Context: an optimization exercise on an open-source flow, tuned for small area and a short achievable clock period. The choices shown serve that exercise and are no tape-out recipe.
Not every run is shown, and edits may drop behaviour that the tests do not exercise.
No run shown here included a check of the RTL's function; only the layout flow was run.
Power and IR drop assume default switching activity.

## flow/design.v in outline (module list and top-level ports)
// module MAC: 3407 lines
module MAC(
	clk,
	rst_n,
	in_valid,
	in_mode,
	in_act,
	in_wgt,
	out_act_idx,
	out_wgt_idx,
	out_idx,
	out_valid,
	out_data,
	out_finish
);
  // ...
==> flow/flow/run.sh <==
#!/bin/bash
# Layout flow: the standard flow, except that synthesis skips Yosys's early
# "abc -fast" pass (SYNTH_ARGS=-noabc), so the full adders the RTL spells out
# map to full-adder cells without inverters between them. The registers keep
# the standard synthesis's instance names and cell types: the standard
# synthesis is run first for reference, and if the two differ in anything but
# the names, its netlist is used unchanged. Each step logs to a file here.
set -u
RES=$PWD/orfs/results/$FLOW_PLATFORM/MAC/base

bash standard.sh synth > 1_synth_standard.log 2>&1 || exit 1
cp "$RES/1_2_yosys.v" standard_netlist.v

bash standard.sh clean_synth > 1_clean.log 2>&1
if SYNTH_ARGS=-noabc bash standard.sh "$RES/1_2_yosys.v" > 1_synth_noabc.log 2>&1 &&
   python3 flow/match_regs.py standard_netlist.v "$RES/1_2_yosys.v" > 1_match_regs.log 2>&1; then
  echo "using the netlist synthesized without the early ABC pass" >> 1_match_regs.log
else
  echo "falling back to the standard netlist" >> 1_match_regs.log
  bash standard.sh clean_synth >> 1_clean.log 2>&1
  bash standard.sh synth > 1_synth_standard2.log 2>&1 || exit 1
fi

bash standard.sh > 2_layout.log 2>&1
==> flow/flow/match_regs.py <==
#!/usr/bin/env python3
"""Give the registers of a netlist the instance names of a reference netlist.

usage: match_regs.py REF.v NET.v

Both netlists come from the same RTL; register instance names have the form
<register bit>$<Yosys flip-flop type>, and the type part can differ between two
syntheses (an enable or reset absorbed with the other polarity). Each register
of NET.v is renamed to the reference register with the same register bit. NET.v
is rewritten only if both hold the same register bits in the same cell types;
otherwise the script exits with status 1 and leaves NET.v alone.
"""
import re
import sys

INST = re.compile(r'^(\s*)(sky130_fd_sc_hd__\w+)(\s+)(\S+)(\s*\()')
SEQ = re.compile(r'sky130_fd_sc_hd__(df|edf|sdf|dl)')


def regs(lines):
    found = {}
    for k, line in enumerate(lines):
        m = INST.match(line)
        if not m or not SEQ.match(m.group(2)):
            continue
        name = m.group(4)
        plain = name[1:] if name.startswith('\\') else name
        cut = plain.rfind('$_')
        base = plain[:cut] if cut >= 0 else plain
        if base in found:
            raise SystemExit(f"two registers share the bit name {base}")
        found[base] = (m.group(2), name, k)
    return found


def main():
    ref_lines = open(sys.argv[1]).read().split('\n')
    net_lines = open(sys.argv[2]).read().split('\n')
    ref, net = regs(ref_lines), regs(net_lines)
    if set(ref) != set(net):
        print("register bits differ:", sorted(set(ref) ^ set(net))[:20])
        return 1
    bad = [b for b in ref if ref[b][0] != net[b][0]]
    if bad:
        print("cell types differ:", [(b, ref[b][0], net[b][0]) for b in bad[:20]])
        return 1
    renamed = 0
    for b, (cell, name, k) in net.items():
        new = ref[b][1]
        if new != name:
            m = INST.match(net_lines[k])
            net_lines[k] = m.group(1) + cell + m.group(3) + new + \
                (' ' if new.startswith('\\') and not m.group(5).startswith(' ') else '') + \
                m.group(5) + net_lines[k][m.end():]
            renamed += 1
    open(sys.argv[2], 'w').write('\n'.join(net_lines))
    print(f"{len(net)} registers, {renamed} renamed")
    return 0


if __name__ == '__main__':
    sys.exit(main())
==> flow/standard.sh <==
#!/bin/bash
# synth_recipe.tcl (not shown) runs the flow's synth.tcl, then flattens the netlist and writes it again
# the make line also repeats each setting of config.mk as NAME=value (left out here)
make -C /OpenROAD-flow-scripts/flow DESIGN_CONFIG=/design/flow/config.mk WORK_HOME=/design/flow/orfs CLKGATE_MAP_FILE= SYNTH_SCRIPT=/design/flow/synth_recipe.tcl "${@:-finish}"
==> flow/config.mk <==
export PLATFORM = sky130hd
export DESIGN_NAME = MAC
export DESIGN_NICKNAME = MAC
export VERILOG_FILES = /design/flow/design.v
export SDC_FILE = /design/flow/constraint.sdc
export NUM_CORES = 4
export LEC_CHECK = 0
export CAP_MARGIN = 20
export CORE_MARGIN = 2
export CORE_UTILIZATION = 40
export SETUP_SLACK_MARGIN = 4.5
export SLEW_MARGIN = 20
==> flow/constraint.sdc <==
create_clock -name core_clock -period 8.4 [get_ports {clk}]
set_input_delay 1.6800 -clock core_clock [delete_from_list [all_inputs] [get_ports {clk}]]
set_output_delay 1.6800 -clock core_clock [all_outputs]
set_load 0.01 [all_outputs]
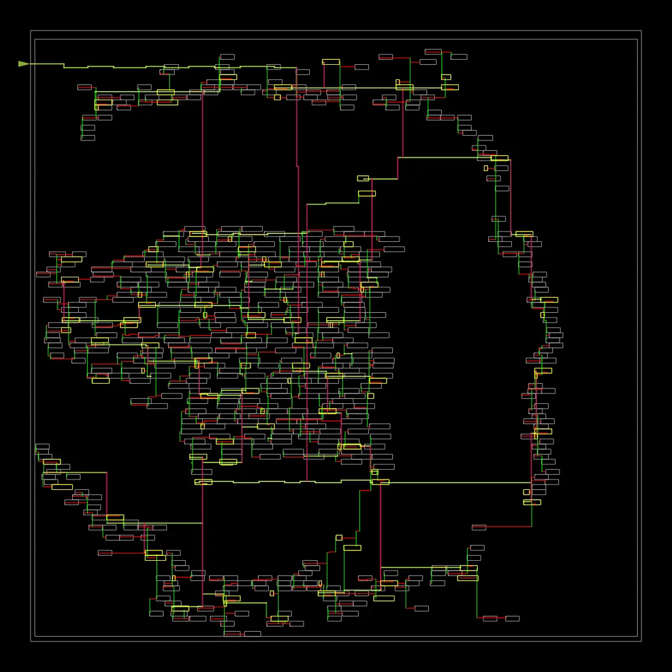
run_1/clock_nets.png
CTS buffer count: 55
clock skew: 27.70 ps
# clock sinks: 486
later-pin clock latency in the skew report: 650 ps
Seq cells: 486

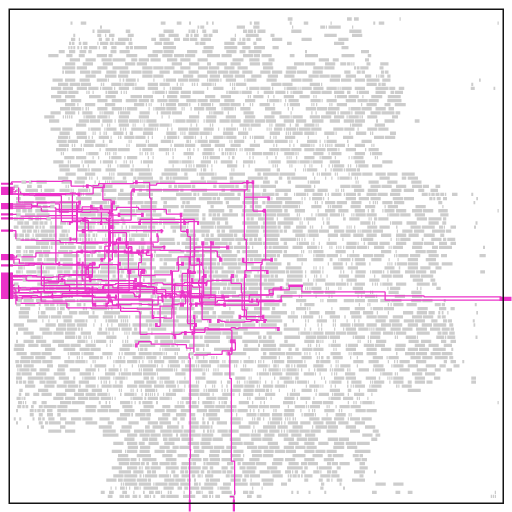
run_1/port_trees.png
Drawn at 1.5 px/um.
Key: magenta = in_act [direction input, end cells 132, wire 5950 um]
IO Port Bufs: 173
Top-Level Pins: 182

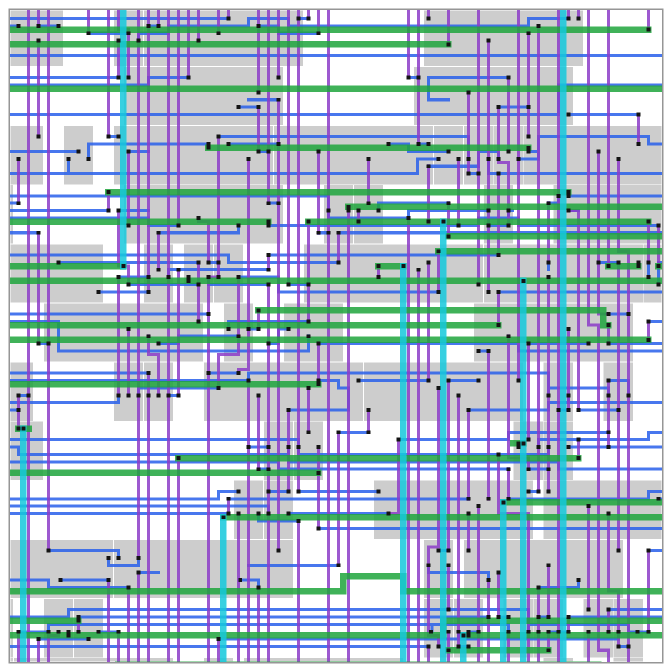
run_1/closeup.png
Window x 67 to 97, y 231 to 261 um. Cells in gray, sequential cells in the stronger gray; small squares are vias.
Key: blue = M1; purple = M2; cyan = M4; green = M3
56 logic cells have their middle in the window. Most frequent: nor2_1 (33), fa_1 (18), fa_2 (3). Sequential cells in the window: 0.

==> flow_summary.json, run 1 <==
{
  "dp_cells": 4932,
  "postCtsSetupBuffers": 49,
  "top_layer_used": "met5",
  "place_congestion": 0.9105,
  "fillCellCount": 9257,
  "synthMuxAreaShare": 0.001308,
  "p_per_area_nw_per_um2": 351.5,
  "die_h_um": 328.3,
  "cts_tree": "built",
  "fin_area_sq_um": 50390,
  "grt_start_max_net_pins": 81,
  "post-route-min-period_ps": 4560,
  "tap_cells": 1380,
  "ctsRootBufferMaster": "clkbuf_16",
  "ant_nets": 0,
  "p_leak_nw": 22.07,
  "largest_reg_flops": 36,
  "synth_area_leader_cell": "fa_1",
  "dpl.hpwl_um": 98700,
  "routedWlPerCell_um": 29.73,
  "nNonClkInverters": 64,
  "yosysMostFrequentCell": "nor2_1",
  "power_frac_comb": 0.643,
  "tns_ps": 0,
  "dr_total_vias": 29970,
  "crit_fanout": 2,
  "synthArstFlopShare": 0.01646,
  "finalPower_mw": 17.71,
  "wl_um": 154300,
  "intPower_mw": 10.32,
  "critPathKind": "register to output port",
  "slew_headroom": 0.3269,
  "largest_class": "multi-input gates",
  "clk_share": 0.03796,
  "tightest_slew_ps": 1009,
  "cp-start-kind": "register",
  "antenna_found_initial": 8,
  "postPlaceCellArea_sq_um": 45150,
  "ctsHtreeMaxLevel": 2,
  "status": "no timing/DRC/antenna violations",
  "grt_pass1_wl_um": 202700,
  "cts_resized": 455,
  "drv_cap": 0,
  "pwr-share-seq": 0.212,
  "synth_compound_area_frac": 0.05020,
  "fin_cells": 5189,
  "nClkBuffers": 80,
  "synth_cell_types": 55
}
run_1/clock_wires.png
Drawn at 1.5 px/um.
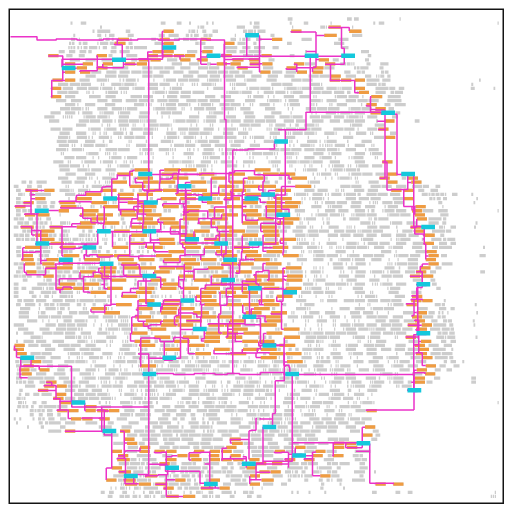

--- run 2 (diff from run 1) ---
--- a/flow/config.mk
+++ b/flow/config.mk
@@ -9,3 +9,3 @@
 export CORE_MARGIN = 2
-export CORE_UTILIZATION = 40
+export CORE_UTILIZATION = 60
 export SETUP_SLACK_MARGIN = 4.5
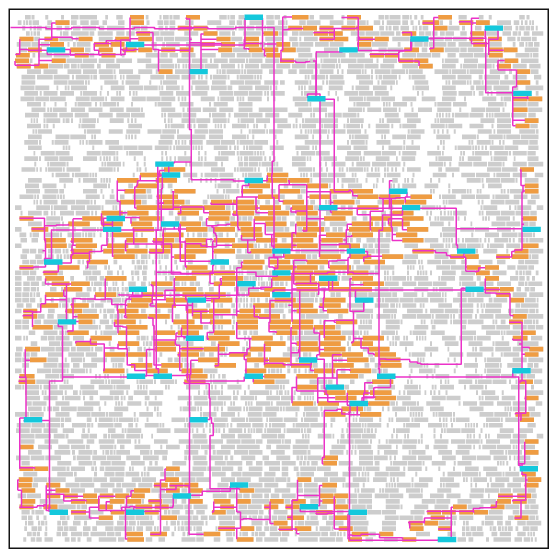
run_2/clock_wires.png
Drawn at 2 px/um.
Key: cyan = clock-net drivers [count 52]; orange = flip-flops [count 486]; magenta = clock wires [length 6660 um]
Position of the flops: spread over the die. There are 53 routed clock nets.
clock power share: 0.136
Clock Power: 2.43 mW

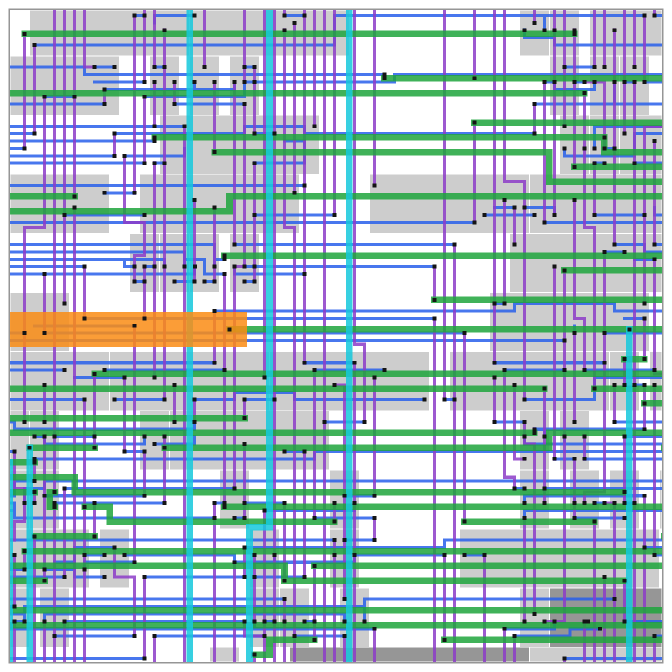
run_2/closeup.png
Window x 52 to 82, y 187 to 217 um. Cells in gray, sequential cells in the stronger gray; small squares are vias.
Key: blue = M1; purple = M2; green = M3; cyan = M4; orange = M5
Sequential cells in the window: 0. 51 logic cells have their middle in the window. Most frequent: nor2_1 (35), fa_1 (15), clkbuf_16 (1).

==> run 2 against run 1 <==
  * Highest routed layer unchanged
  * Synthesized area unchanged
  * Largest cell class unchanged
  * Final area rose by 0.71%
  * Combinational power about the same
  * Still clean on timing, DRC and antenna
==> flow_summary.json, run 2 <==
{
  "status": "no timing/DRC/antenna violations",
  "ant_nets": 0,
  "dp_cells": 4482,
  "routedWlPerCell_um": 34.15,
  "grt_pass1_wl_um": 218700,
  "postPlaceCellArea_sq_um": 44540,
  "crit_fanout": 2,
  "place_congestion": 0.9699,
  "io_buffers": 173,
  "p_leak_nw": 22.29,
  "synth_cell_types": 55,
  "cts_inserted_buffers": 52,
  "cts_tree": "built",
  "intPower_mw": 10.27,
  "ios": 182,
  "tap_cells": 940,
  "clock_latency_ps": 650,
  "post-route-min-period_ps": 4560,
  "slew_headroom": 0.3412,
  "largest_class": "multi-input gates",
  "finalClockSkew_ps": 39.96,
  "dpl.hpwl_um": 97640,
  "cp-start-kind": "register",
  "synthArstFlopShare": 0.01646,
  "ctsRootBufferMaster": "clkbuf_16",
  "clk_share": 0.03469,
  "nNonClkInverters": 64,
  "die_h_um": 268.8,
  "nClkBuffers": 63,
  "finalPower_mw": 17.86,
  "largest_reg_flops": 36,
  "fin_area_sq_um": 50750,
  "synth_area_leader_cell": "fa_1",
  "fillCellCount": 4707,
  "top_layer_used": "met5",
  "power_frac_comb": 0.652,
  "seq_cells": 486,
  "drv_cap": 0,
  "yosysMostFrequentCell": "nor2_1",
  "p_per_area_nw_per_um2": 351.8,
  "postCtsSetupBuffers": 91,
  "cts.sinks": 486,
  "cts_resized": 461
}
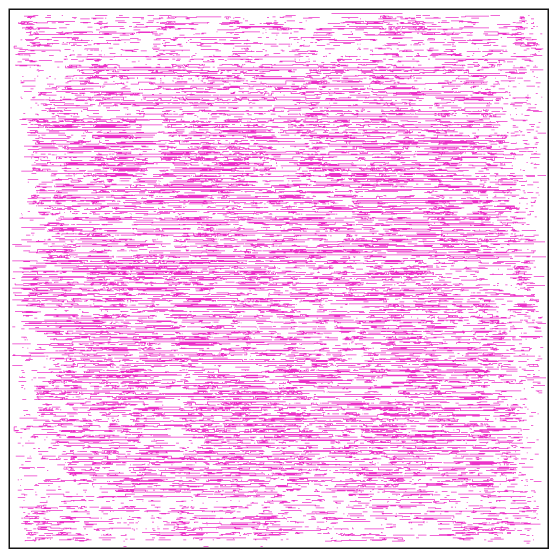
run_2/m1.png
Drawn at 2 px/um.
The wires run mostly horizontal. The layer holds 32% of the routed length. The longest straight run is 91.1 um.
vias: 31640
DRT Wirelength: 163800 um

run_2/placed.png
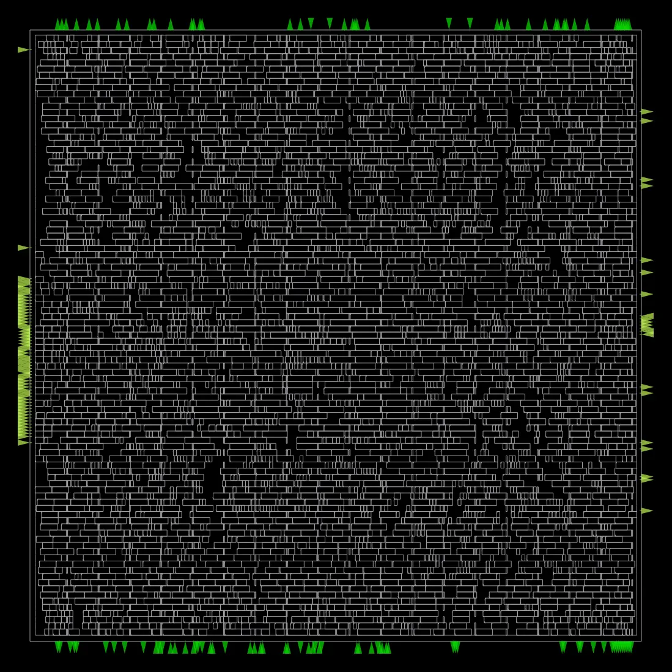

--- run 3: outline of the changes from run 2 ---
flow/design.v: 3407 -> 3497 lines; modules unchanged: 0
  MAC: edited, 3407 -> 3497 lines
--- a/flow/config.mk
+++ b/flow/config.mk
@@ -8,5 +8,5 @@
 export CAP_MARGIN = 20
 export CORE_MARGIN = 2
-export CORE_UTILIZATION = 60
+export CORE_UTILIZATION = 40
 export SETUP_SLACK_MARGIN = 4.5
 export SLEW_MARGIN = 20
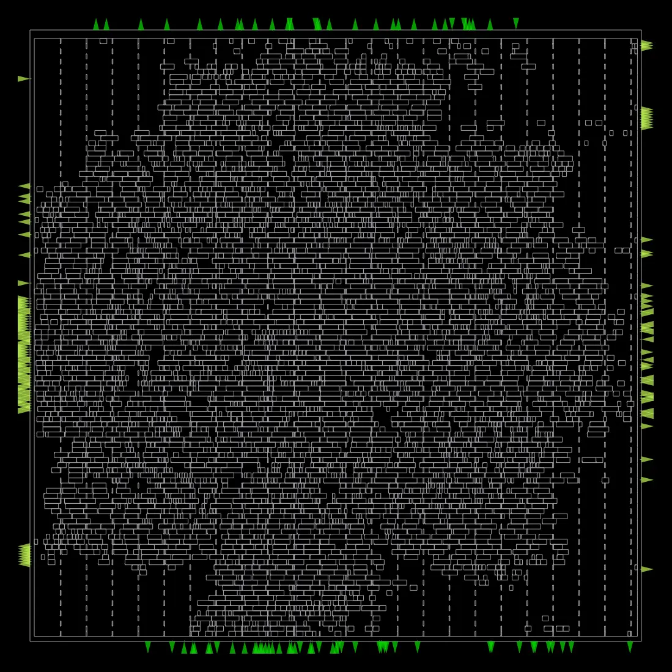
run_3/placed.png
fin cells: 5280
Fill cells: 8667

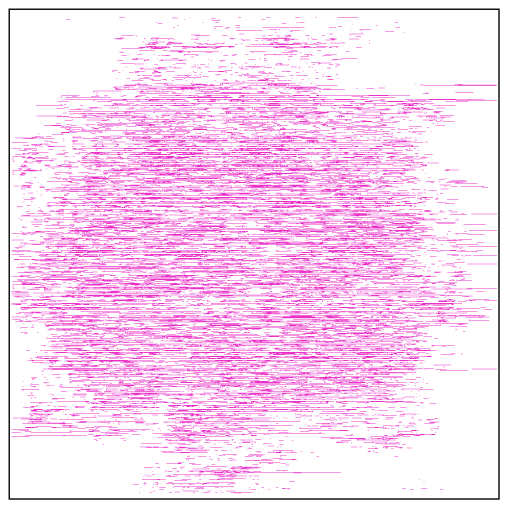
run_3/m1.png
Drawn at 1.5 px/um.
The layer carries 57.9 mm of wire. 4513 nets have wire on it.
vias: 32370
DRT Wirelength: 179300 um
GR Util met1: 0.3856

==> run 3 against run 2 <==
  * Clock-buffer cell count is the same
  * Non-clock buffer count up 104
  * Clock skew is 6.1 ps lower
  * Sequential share of layout area decreased by 3.1 points
  * Final cell count grew 10%
  * Register-to-register slack got worse by 220 ps
  * Routed wire length rose by 9.4%
  * Sequential power down 6.6%
  * Final area grew 6.2%
  * Synthesized cell count shrank 1.2%
  * Combinational power is 9% lower
  * Synthesized area down 1.7%
  * Highest routed layer unchanged
==> flow_summary.json, run 3 <==
{
  "finalPower_mw": 16.49,
  "tap_cells": 1368,
  "ctsHtreeMaxLevel": 2,
  "top_layer_used": "met5",
  "slew_headroom": 0.3769,
  "clk_share": 0.03418,
  "ctsRootBufferMaster": "clkbuf_16",
  "p_clk_mw": 2.51,
  "cts_tree": "built",
  "power_frac_comb": 0.634,
  "synth_area_leader_cell": "fa_1",
  "tns_ps": 0,
  "finalClockSkew_ps": 33.82,
  "clock_power_share": 0.152,
  "cts_resized": 475,
  "routedWlPerCell_um": 33.96,
  "nClkBuffers": 63,
  "synth_compound_area_frac": 0.05661,
  "critPathKind": "register to register",
  "ios": 182,
  "synthArstFlopShare": 0.01818,
  "place_congestion": 0.9202,
  "postCtsSetupBuffers": 156,
  "post-route-min-period_ps": 4230,
  "intPower_mw": 9.646,
  "pwr-share-seq": 0.214,
  "largest_reg_flops": 36,
  "seq_cells": 440,
  "grt_start_max_net_pins": 70,
  "dp_cells": 4874,
  "status": "no timing/DRC/antenna violations"
}
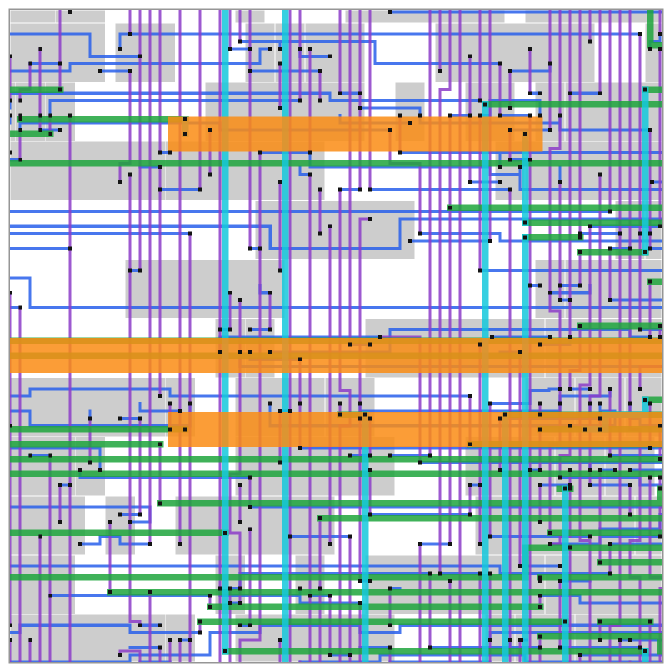
run_3/closeup.png
Window x 66 to 96, y 229 to 259 um. Cells in gray, sequential cells in the stronger gray; small squares are vias.
Key: orange = M5; cyan = M4; blue = M1; green = M3; purple = M2
Most frequent: nor2_1 (18), fa_1 (16), nor2_2 (7). Sequential cells in the window: 0. 51 logic cells have their middle in the window.

run_3/clock_nets.png
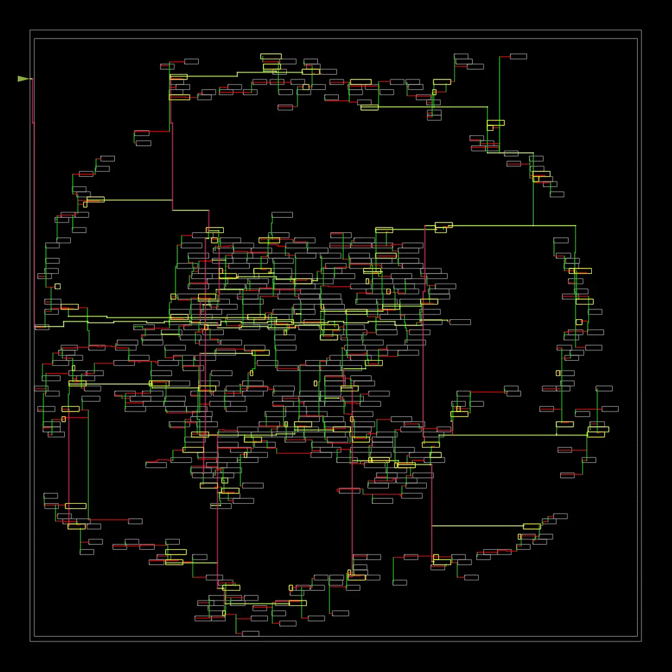

--- run 4 (diff from run 3) ---
--- a/flow/config.mk
+++ b/flow/config.mk
@@ -10,3 +10,3 @@
 export CORE_UTILIZATION = 40
-export SETUP_SLACK_MARGIN = 4.5
+export SETUP_SLACK_MARGIN = 4.0
 export SLEW_MARGIN = 20
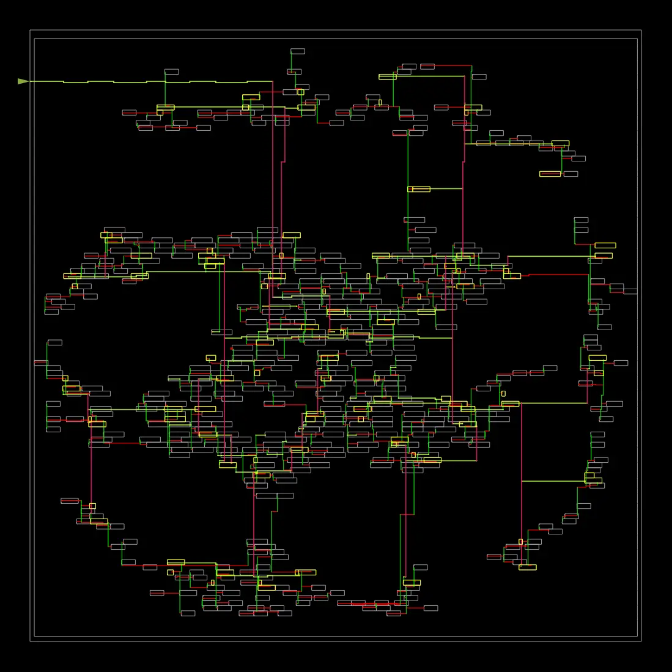
run_4/clock_nets.png
# clock sinks: 440
clk_buf instances: 65
later-pin clock latency in the skew report: 660 ps
CTS buffer count: 51

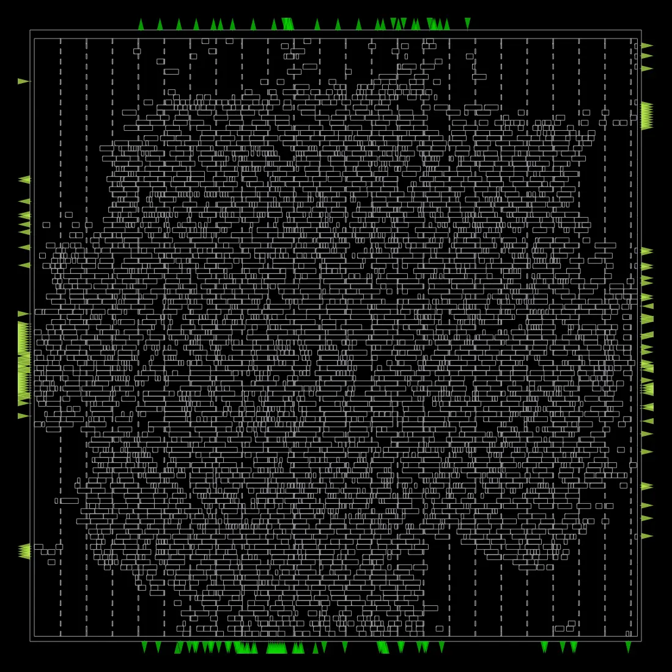
run_4/placed.png
Util after Layout: 0.4673
Seq cells: 440
fin cells: 5043

==> run 4 against run 3 <==
  * Non-clock buffer count fell by 224
  * Synthesized area is the same
  * Final area decreased by 11%
  * Worst hold slack better by 7.0 ps
  * Critical path depth up 1
  * Sequential share of layout area is 2.5 points higher
  * Register-to-register slack got worse by 150 ps
  * Final cell count down 4.5%
  * Clock skew is 0.76 ps lower
  * Critical path type unchanged
  * Critical endpoint is now r1_1[5]$_DFF_P_
  * Highest routed layer unchanged
==> flow_summary.json, run 4 <==
{
  "ctsHtreeMaxLevel": 2,
  "crit_fanout": 12,
  "fin_area_sq_um": 47740,
  "postCtsSetupBuffers": 20,
  "slew_headroom": 0.2918,
  "finalPower_mw": 15.26,
  "routedWlPerCell_um": 29.63,
  "power_frac_comb": 0.621,
  "cp-start-kind": "register",
  "post-route-min-period_ps": 4382,
  "grt_pass1_wl_um": 211300,
  "die_h_um": 325.5,
  "clk_share": 0.03695,
  "dpl.hpwl_um": 100200,
  "ant_nets": 0,
  "postPlaceCellArea_sq_um": 44500,
  "dp_cells": 4872,
  "nNonClkInverters": 57,
  "clock_power_share": 0.156,
  "grt_start_max_net_pins": 83,
  "cts_tree": "built",
  "place_congestion": 0.9477,
  "ios": 182,
  "tightest_slew_ps": 1060,
  "pwr-share-seq": 0.224,
  "p_per_area_nw_per_um2": 319.7,
  "intPower_mw": 8.894,
  "synth_cell_types": 47,
  "synthArstFlopShare": 0.01818,
  "critPathKind": "register to register",
  "largest_class": "multi-input gates",
  "cts_resized": 93,
  "synthMuxAreaShare": 0.001089,
  "antenna_found_initial": 10,
  "wl_um": 149400,
  "dr_total_vias": 29490,
  "status": "no timing/DRC/antenna violations",
  "largest_reg_flops": 36
}
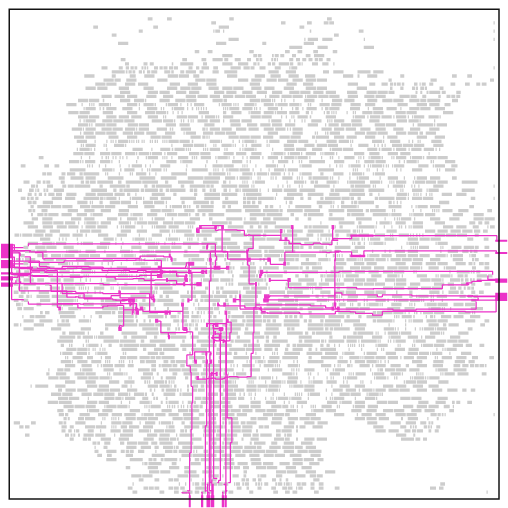
run_4/port_trees.png
Drawn at 1.5 px/um.
Key: magenta = in_act [direction input, end cells 89, wire 5070 um]

run_4/clock_wires.png
Drawn at 1.5 px/um.
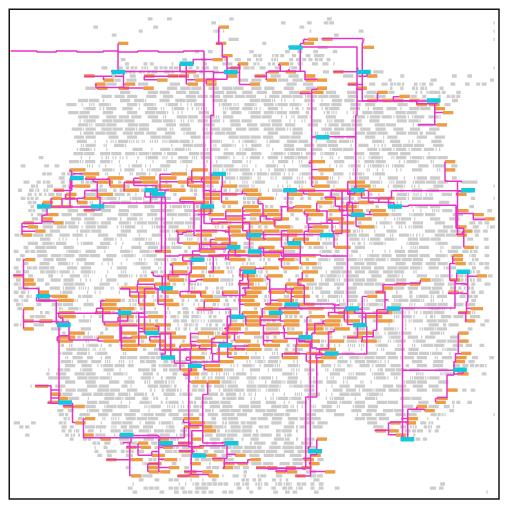

## Run 5: large edit since run 4, in outline
flow/design.v: 3497 -> 3539 lines; modules unchanged: 0
  MAC: edited, 3497 -> 3539 lines
--- a/flow/flow/run.sh
+++ b/flow/flow/run.sh
@@ -5,5 +5,6 @@
 # the standard synthesis's instance names and cell types: the standard
 # synthesis is run first for reference, and if the two differ in anything but
-# the names, its netlist is used unchanged. Each step logs to a file here.
+# the names, its netlist is used unchanged. Ports are buffered with buf_2 rather
+# than the delay cell buffer_ports picks by default. Each step logs to a file here.
 set -u
 RES=$PWD/orfs/results/$FLOW_PLATFORM/MAC/base
@@ -22,3 +23,4 @@
 fi
 
+export BUFFER_PORTS_ARGS="-buffer_cell sky130_fd_sc_hd__buf_2"
 bash standard.sh > 2_layout.log 2>&1
--- a/flow/config.mk
+++ b/flow/config.mk
@@ -9,4 +9,5 @@
 export CORE_MARGIN = 2
 export CORE_UTILIZATION = 40
+export CTS_BUF_LIST = sky130_fd_sc_hd__clkbuf_8
 export SETUP_SLACK_MARGIN = 4.0
 export SLEW_MARGIN = 20
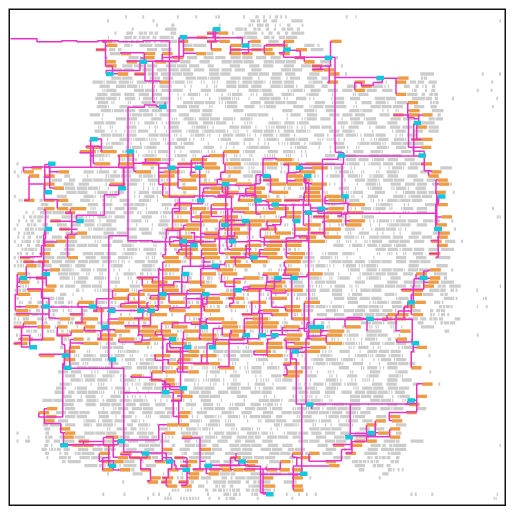
run_5/clock_wires.png
Drawn at 1.5 px/um.
Key: magenta = clock wires [length 7720 um]; cyan = clock-net drivers [count 89]; orange = flip-flops [count 504]
Position of the flops: spread over the die.
later-pin clock latency in the skew report: 760 ps
clock skew: 89.43 ps
clock power share: 0.128

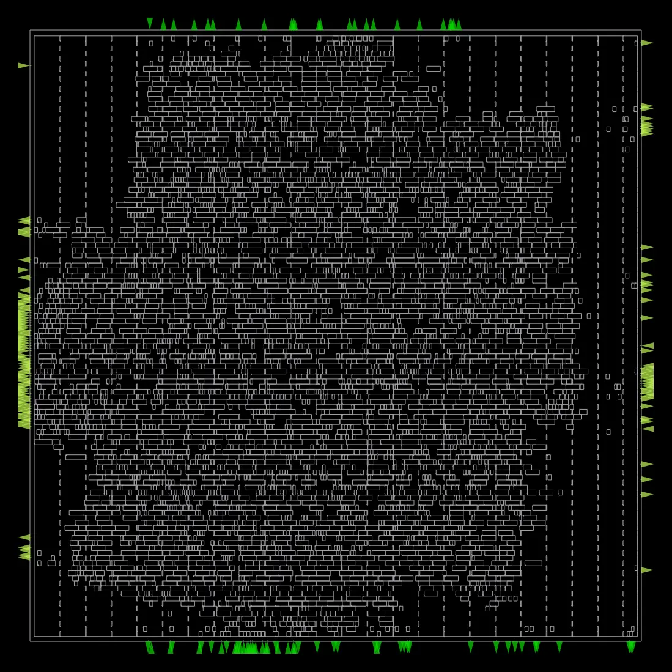
run_5/placed.png
FP Rows: 119
Core Area: 105300 sq um
Tapcell Cnt: 1391
Seq cells: 504

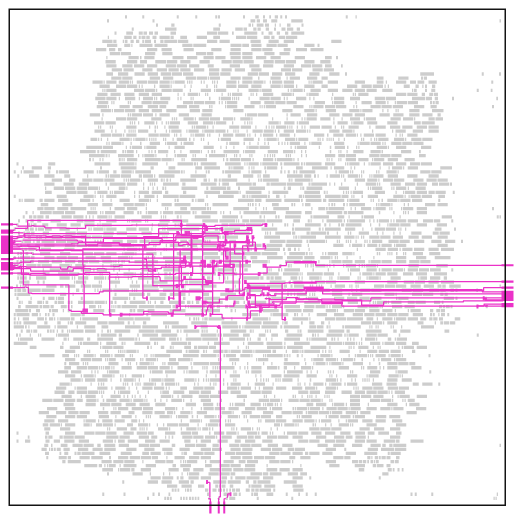
run_5/port_trees.png
Drawn at 1.5 px/um.
Key: magenta = in_act [direction input, end cells 91, wire 5510 um]

==> run 5 against run 4 <==
  * Still clean on timing, DRC and antenna
  * Sequential cell count increased by 64
  * Critical path depth decreased by 3
  * Synthesized area grew 2.6%
  * Routed wire length is 6.4% lower
  * Worst hold slack worse by 21 ps
  * Fmax decreased by 2.0%
  * Die area grew 2.5%
  * Sequential power is 22% higher
  * Clock-buffer cell count is 30 higher
  * Global-route usage fell by 0.88 points
  * Clock power is essentially flat
  * Clock skew increased by 56 ps
  * Critical path type is now register to output port
==> flow_summary.json, run 5 <==
{
  "io_buffers": 173,
  "tightest_slew_ps": 1152,
  "ant_nets": 0,
  "wl_um": 139800,
  "postPlaceCellArea_sq_um": 44660,
  "postCtsSetupBuffers": 29,
  "ctsHtreeMaxLevel": 3,
  "intPower_mw": 10.49,
  "fillCellCount": 9627,
  "antenna_found_initial": 9,
  "fin_cells": 5215,
  "finalPower_mw": 18.54,
  "pwr-share-seq": 0.224,
  "drv_cap": 0,
  "status": "no timing/DRC/antenna violations",
  "die_h_um": 329.6,
  "dp_cells": 5009,
  "p_per_area_nw_per_um2": 390.6,
  "cp-start-kind": "register",
  "synthMuxAreaShare": 0.0004720,
  "tns_ps": 0,
  "power_frac_comb": 0.648,
  "grt_pass1_wl_um": 207500,
  "ctsRootBufferMaster": "clkbuf_8",
  "nClkBuffers": 95,
  "synthArstFlopShare": 0.02381,
  "ios": 182,
  "nNonClkInverters": 158,
  "cts_resized": 102,
  "top_layer_used": "met5",
  "dr_total_vias": 28870,
  "final_core_util": 0.4509,
  "synth_cell_types": 46,
  "crit_fanout": 3,
  "synth_area_leader_cell": "fa_1",
  "critPathKind": "register to output port"
}
run_5/m1.png
Drawn at 1.5 px/um.
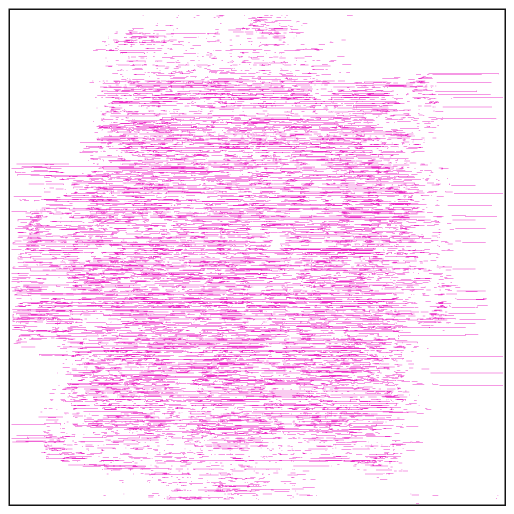

--- run 6 (diff from run 5) ---
--- a/flow/config.mk
+++ b/flow/config.mk
@@ -10,3 +10,4 @@
 export CORE_UTILIZATION = 40
-export CTS_BUF_LIST = sky130_fd_sc_hd__clkbuf_8
+export CTS_CLUSTER_DIAMETER = 150
+export CTS_CLUSTER_SIZE = 20
 export SETUP_SLACK_MARGIN = 4.0
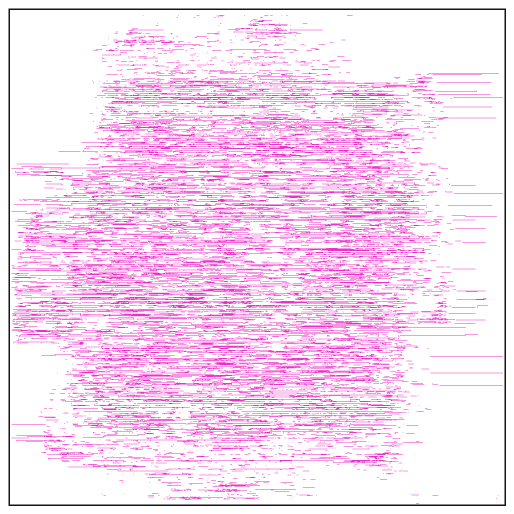
run_6/m1.png
Drawn at 1.5 px/um.
The wires run mostly horizontal. The layer holds 38% of the routed length. The longest straight run is 92.9 um. The layer carries 52.6 mm of wire.
DRT Wirelength: 138000 um
GR Util met1: 0.3532
vias: 28280

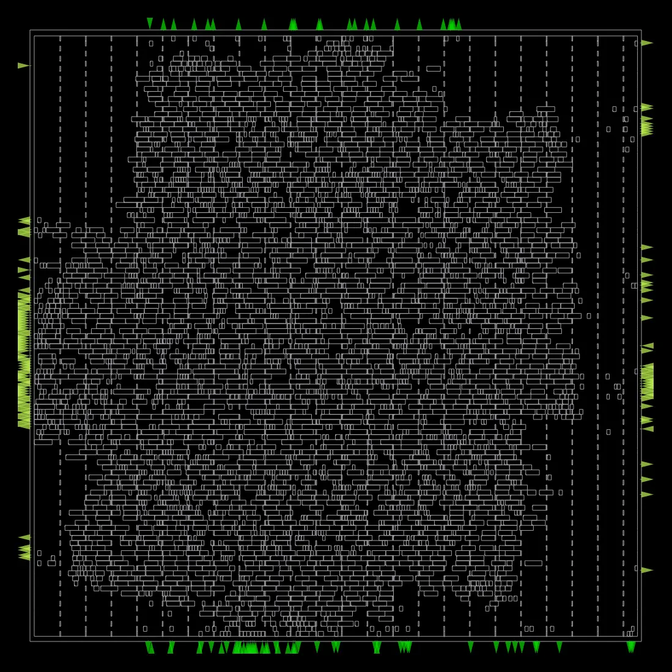
run_6/placed.png
Fill cells: 9695
Util after Layout: 0.4389
fin cells: 5084

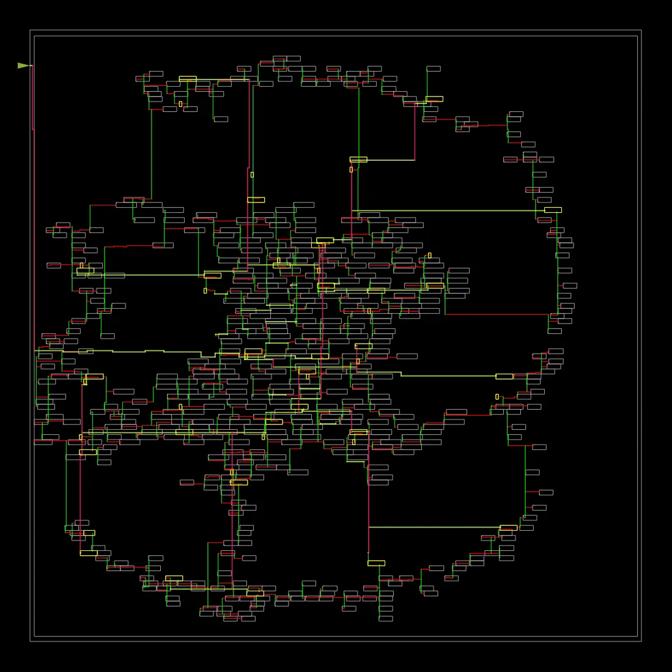
run_6/clock_nets.png
clock skew: 47.25 ps
Clock Power: 1.54 mW
later-pin clock latency in the skew report: 670 ps
# clock sinks: 504

==> run 6 against run 5 <==
  * Total power down 6.7%
  * Synthesized area is the same
  * Critical path depth did not move
  * Register-to-register slack worse by 20 ps
  * First-iteration DRC count is 0.37% higher
  * Critical endpoint is now out_data[34]
  * Largest power group unchanged
==> flow_summary.json, run 6 <==
{
  "status": "no timing/DRC/antenna violations",
  "synthArstFlopShare": 0.02381,
  "postPlaceCellArea_sq_um": 44660,
  "synth_area_leader_cell": "fa_1",
  "synth_compound_area_frac": 0.04413,
  "postCtsSetupBuffers": 14,
  "ctsRootBufferMaster": "clkbuf_16",
  "crit_fanout": 3,
  "core-area_sq_um": 105300,
  "ios": 182,
  "nNonClkInverters": 158,
  "synth_cell_types": 46,
  "tns_ps": 0,
  "top_layer_used": "met5",
  "power_frac_comb": 0.671,
  "pwr-share-seq": 0.240,
  "nClkBuffers": 48,
  "tap_cells": 1391,
  "grt_start_max_net_pins": 213,
  "intPower_mw": 9.659,
  "grt_pass1_wl_um": 204700,
  "ctsHtreeMaxLevel": 1,
  "post-route-min-period_ps": 4397,
  "synthMuxAreaShare": 0.0004720,
  "clock_power_share": 0.089,
  "p_per_area_nw_per_um2": 374.3,
  "place_congestion": 0.9420,
  "yosysMostFrequentCell": "nor2_1",
  "dpl.hpwl_um": 100300,
  "die_h_um": 329.6,
  "finalPower_mw": 17.29,
  "drv_cap": 0,
  "antenna_found_initial": 8,
  "p_leak_nw": 20.66,
  "largest_class": "multi-input gates",
  "seq_cells": 504,
  "cts_inserted_buffers": 29,
  "clk_share": 0.01804,
  "slew_headroom": 0.2169,
  "dp_cells": 5009,
  "ant_nets": 0,
  "io_buffers": 173,
  "critPathKind": "register to output port"
}
run_6/port_trees.png
Drawn at 1.5 px/um.
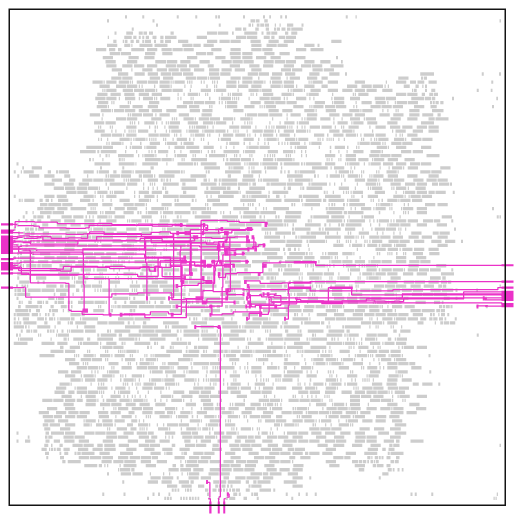

## Run 7: large edit since run 6, in outline
flow/design.v: 3539 -> 3891 lines; modules unchanged: 0
  MAC: edited, 3539 -> 3891 lines
--- a/flow/config.mk
+++ b/flow/config.mk
@@ -11,4 +11,4 @@
 export CTS_CLUSTER_DIAMETER = 150
 export CTS_CLUSTER_SIZE = 20
-export SETUP_SLACK_MARGIN = 4.0
+export SETUP_SLACK_MARGIN = 4.3
 export SLEW_MARGIN = 20
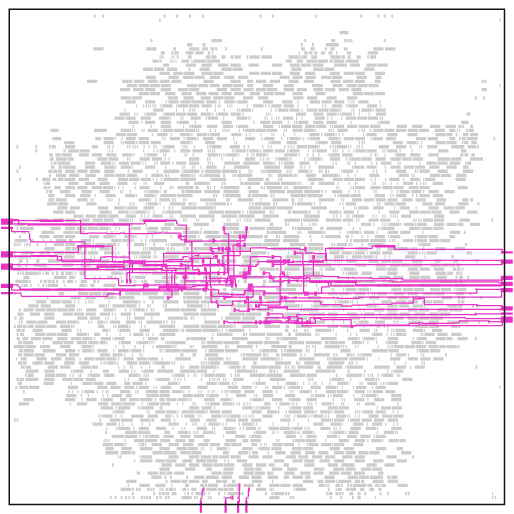
run_7/port_trees.png
Drawn at 1.5 px/um.
Key: magenta = in_act [direction input, end cells 91, wire 5390 um]

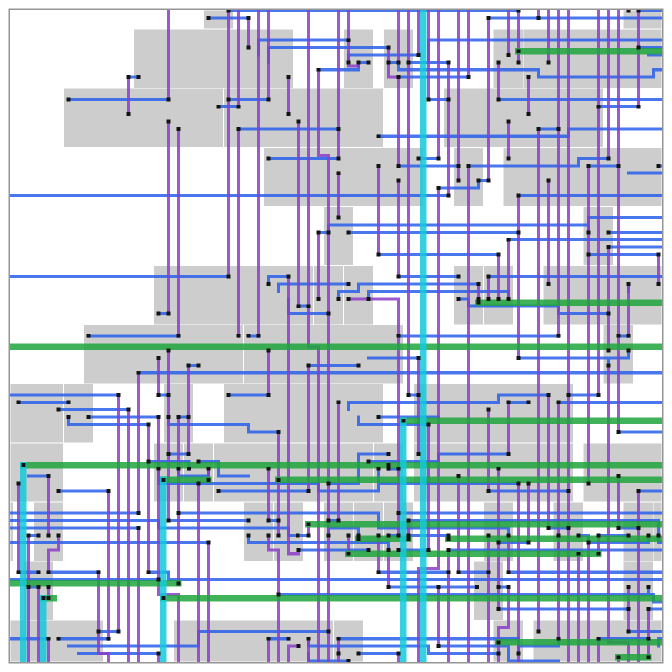
run_7/closeup.png
Window x 67 to 97, y 232 to 262 um. Cells in gray, sequential cells in the stronger gray; small squares are vias.
Key: green = M3; cyan = M4; blue = M1; purple = M2
Sequential cells in the window: 0. Most frequent: nor2_1 (30), fa_1 (18). 48 logic cells have their middle in the window.

==> run 7 against run 6 <==
  * Non-clock buffer count grew 9
  * Routed wire length is essentially flat
  * Final area grew 0.27%
  * Sequential power shrank 2%
==> flow_summary.json, run 7 <==
{
  "io_buffers": 173,
  "dp_cells": 5013,
  "critPathKind": "register to output port",
  "clk_share": 0.01799,
  "pwr-share-seq": 0.237,
  "tap_cells": 1391,
  "clock_power_share": 0.090,
  "cts.sinks": 504,
  "p_leak_nw": 20.63,
  "synthArstFlopShare": 0.02381,
  "synth_compound_area_frac": 0.03973,
  "nClkBuffers": 48,
  "p_clk_mw": 1.54,
  "seq_cells": 504,
  "postPlaceCellArea_sq_um": 44470,
  "crit_fanout": 3,
  "finalClockSkew_ps": 30.07,
  "cts_inserted_buffers": 29,
  "antenna_found_initial": 20,
  "finalPower_mw": 17.18,
  "dpl.hpwl_um": 100900,
  "ctsHtreeMaxLevel": 1,
  "synthMuxAreaShare": 0.0002367,
  "grt_start_max_net_pins": 97,
  "ctsRootBufferMaster": "clkbuf_16",
  "routedWlPerCell_um": 27.05,
  "cts_resized": 113,
  "fillCellCount": 9856,
  "yosysMostFrequentCell": "nor2_1",
  "tns_ps": 0,
  "nNonClkInverters": 153,
  "post-route-min-period_ps": 4708,
  "place_congestion": 0.9154,
  "fin_area_sq_um": 46330,
  "top_layer_used": "met5",
  "tightest_slew_ps": 1263,
  "synth_area_leader_cell": "fa_1",
  "ios": 182,
  "status": "no timing/DRC/antenna violations",
  "wl_um": 138000,
  "dr_total_vias": 28480,
  "fin_cells": 5100,
  "p_per_area_nw_per_um2": 370.9,
  "die_h_um": 329.2,
  "ant_nets": 0,
  "num_rows": 119,
  "grt_use_total": 0.2621,
  "cts_tree": "built",
  "clock_latency_ps": 670
}
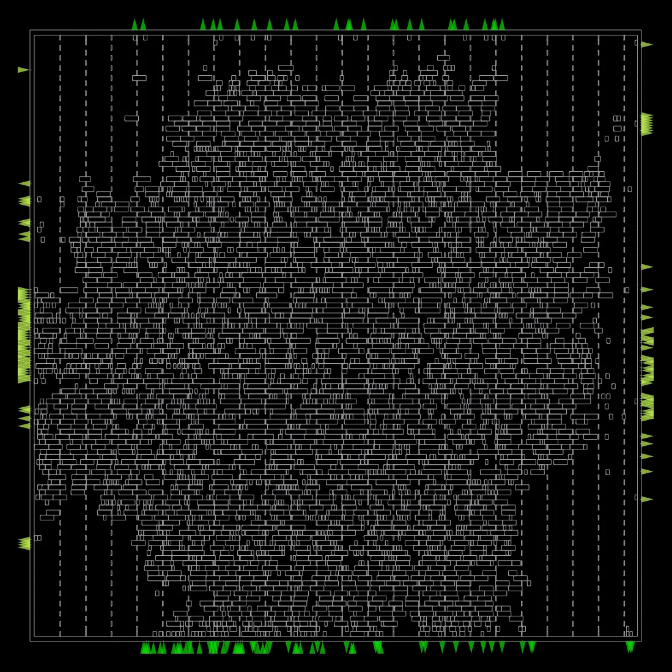
run_7/placed.png
Util after Layout: 0.4407
sequential share of cell area: 0.2766

run_7/clock_wires.png
Drawn at 1.5 px/um.
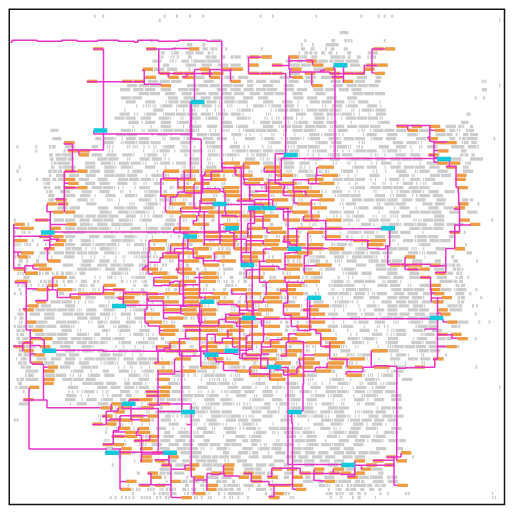

--- run 8 (diff from run 7) ---
--- a/flow/config.mk
+++ b/flow/config.mk
@@ -12,3 +12,3 @@
 export CTS_CLUSTER_SIZE = 20
-export SETUP_SLACK_MARGIN = 4.3
+export SETUP_SLACK_MARGIN = 4.0
 export SLEW_MARGIN = 20
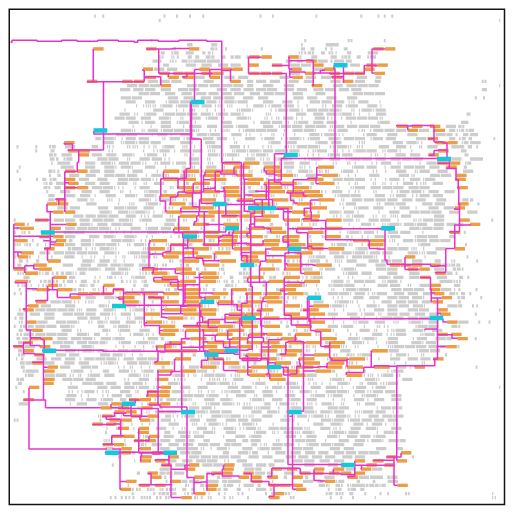
run_8/clock_wires.png
Drawn at 1.5 px/um.
Key: cyan = clock-net drivers [count 29]; orange = flip-flops [count 504]; magenta = clock wires [length 6760 um]
Position of the flops: spread over the die. There are 30 routed clock nets.
clock skew: 28.36 ps
clock power share: 0.095

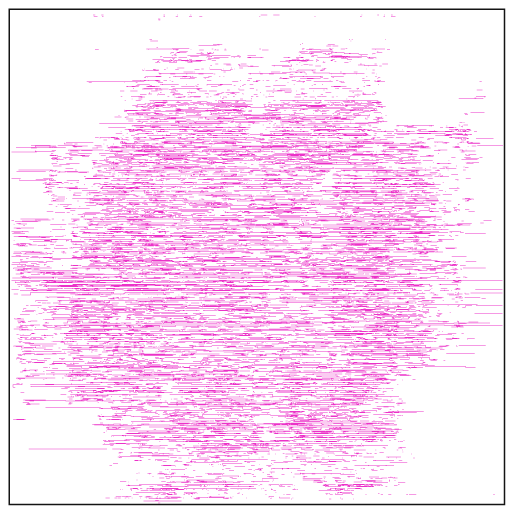
run_8/m1.png
Drawn at 1.5 px/um.
The layer carries 51.7 mm of wire. The layer holds 38% of the routed length. The wires run mostly horizontal. The longest straight run is 75.6 um. 4311 nets have wire on it.
GR Util met1: 0.3503
vias: 28450
DRT Wirelength: 137200 um

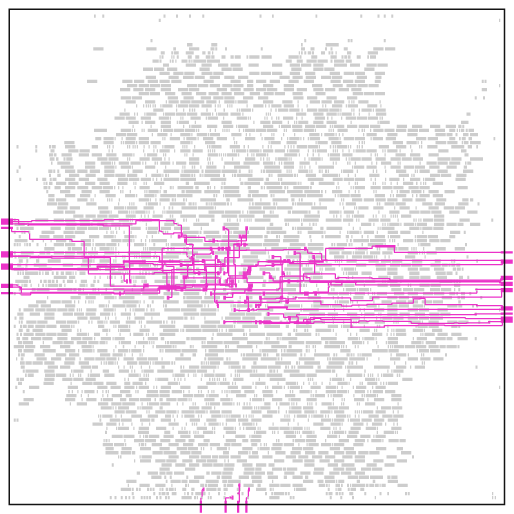
run_8/port_trees.png
Drawn at 1.5 px/um.
Key: magenta = in_act [direction input, end cells 91, wire 5340 um]

==> run 8 against run 7 <==
  * Worst setup slack got worse by 5.1 ps
  * Largest power group unchanged
  * Sequential share of layout area increased by 0.24 points
  * Worst hold slack improved by 2.0 ps
  * Critical path depth unchanged
  * Routed wire length decreased by 0.56%
  * Synthesized cell count unchanged
  * Final area decreased by 1.3%
  * Global-route usage decreased by 0.087 points
  * Core utilization decreased by 0.59 points
==> flow_summary.json, run 8 <==
{
  "status": "no timing/DRC/antenna violations",
  "postCtsSetupBuffers": 6,
  "fillCellCount": 9912,
  "grt_pass1_wl_um": 205300,
  "dp_cells": 5013,
  "ant_nets": 0,
  "final_core_util": 0.4349,
  "cp-start-kind": "register",
  "nClkBuffers": 48,
  "place_congestion": 0.9154,
  "synth_compound_area_frac": 0.03973,
  "ctsRootBufferMaster": "clkbuf_16",
  "p_per_area_nw_per_um2": 354.9,
  "drv_cap": 0,
  "ios": 182,
  "grt_start_max_net_pins": 97,
  "die_h_um": 329.2,
  "finalPower_mw": 16.22,
  "synth_cell_types": 47,
  "crit_fanout": 3,
  "seq_cells": 504,
  "largest_class": "multi-input gates",
  "intPower_mw": 9.035,
  "antenna_found_initial": 19,
  "yosysMostFrequentCell": "nor2_1",
  "post-route-min-period_ps": 4713,
  "power_frac_comb": 0.654
}

## Gallery

Signal wires on met1.
Drawn at 1.5 px/um.
image #1
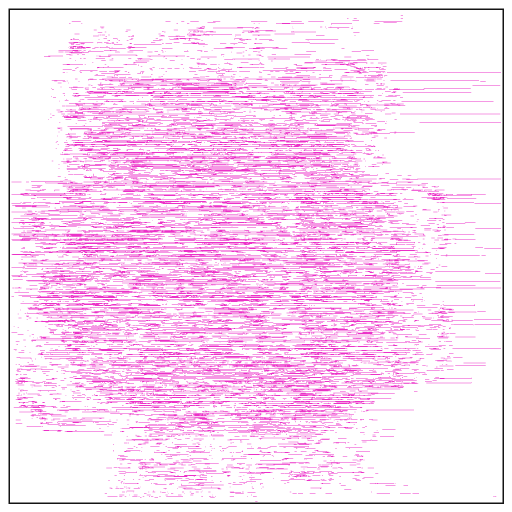
image #2
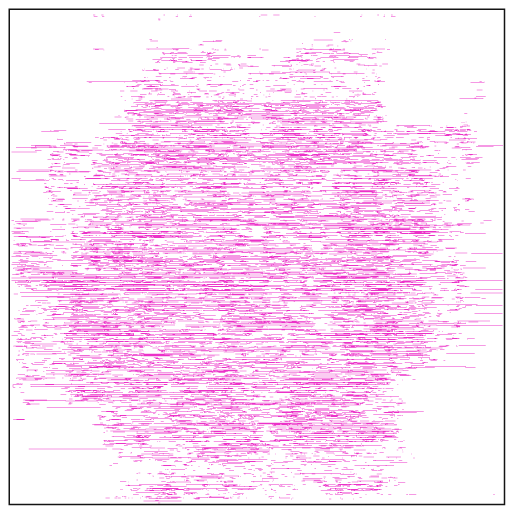
image #3
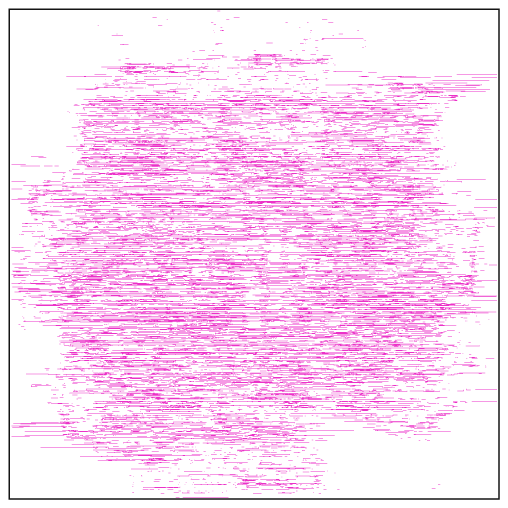
Image #1 is run 1.
Image #2 is run 7.
Image #3 is run 4.

Key to image #1:
The layer holds 35% of the routed length. The layer carries 54.2 mm of wire. 4426 nets have wire on it.

==> re-timing with driven ports <==
No port has a modelled driver above. Below, the same layouts with a new extraction and two added sets of constraints.
Step 1 sets driving cells, clkbuf_16 on the clock port and buf_2 on the other inputs (assumed; they add their load-dependent delay and slew).
Step 2 also shifts input and output timing later by t, the mid clock arrival at the registers, as if the neighbouring blocks saw the same clock.
Slacks: ideal ports / drivers / drivers and shift; pairs: ideal ports / drivers.
| run | t (ns) | slack for setup (ns) | worst data-port slew with drivers (ns) |
|---|---|---|---|
| run 1 | 0.704 | 3.840 / 3.771 / 3.821 | 0.19 |
| run 2 | 0.696 | 3.840 / 3.771 / 3.833 | 0.11 |
| run 3 | 0.722 | 4.170 / 4.170 / 4.093 | 0.15 |
| run 4 | 0.710 | 4.018 / 3.998 / 3.548 | 0.18 |
| run 5 | 0.786 | 3.928 / 3.860 / 4.088 | 0.21 |
| run 6 | 0.718 | 4.003 / 3.931 / 4.070 | 0.19 |
| run 7 | 0.728 | 3.692 / 3.619 / 4.347 | 0.17 |
| run 8 | 0.729 | 3.687 / 3.615 / 4.051 | 0.17 |
After both steps setup and hold are still met in every run listed. The setup slack of run 4, which loses most, moves by -0.020 ns with the drivers and by -0.470 ns with both steps.
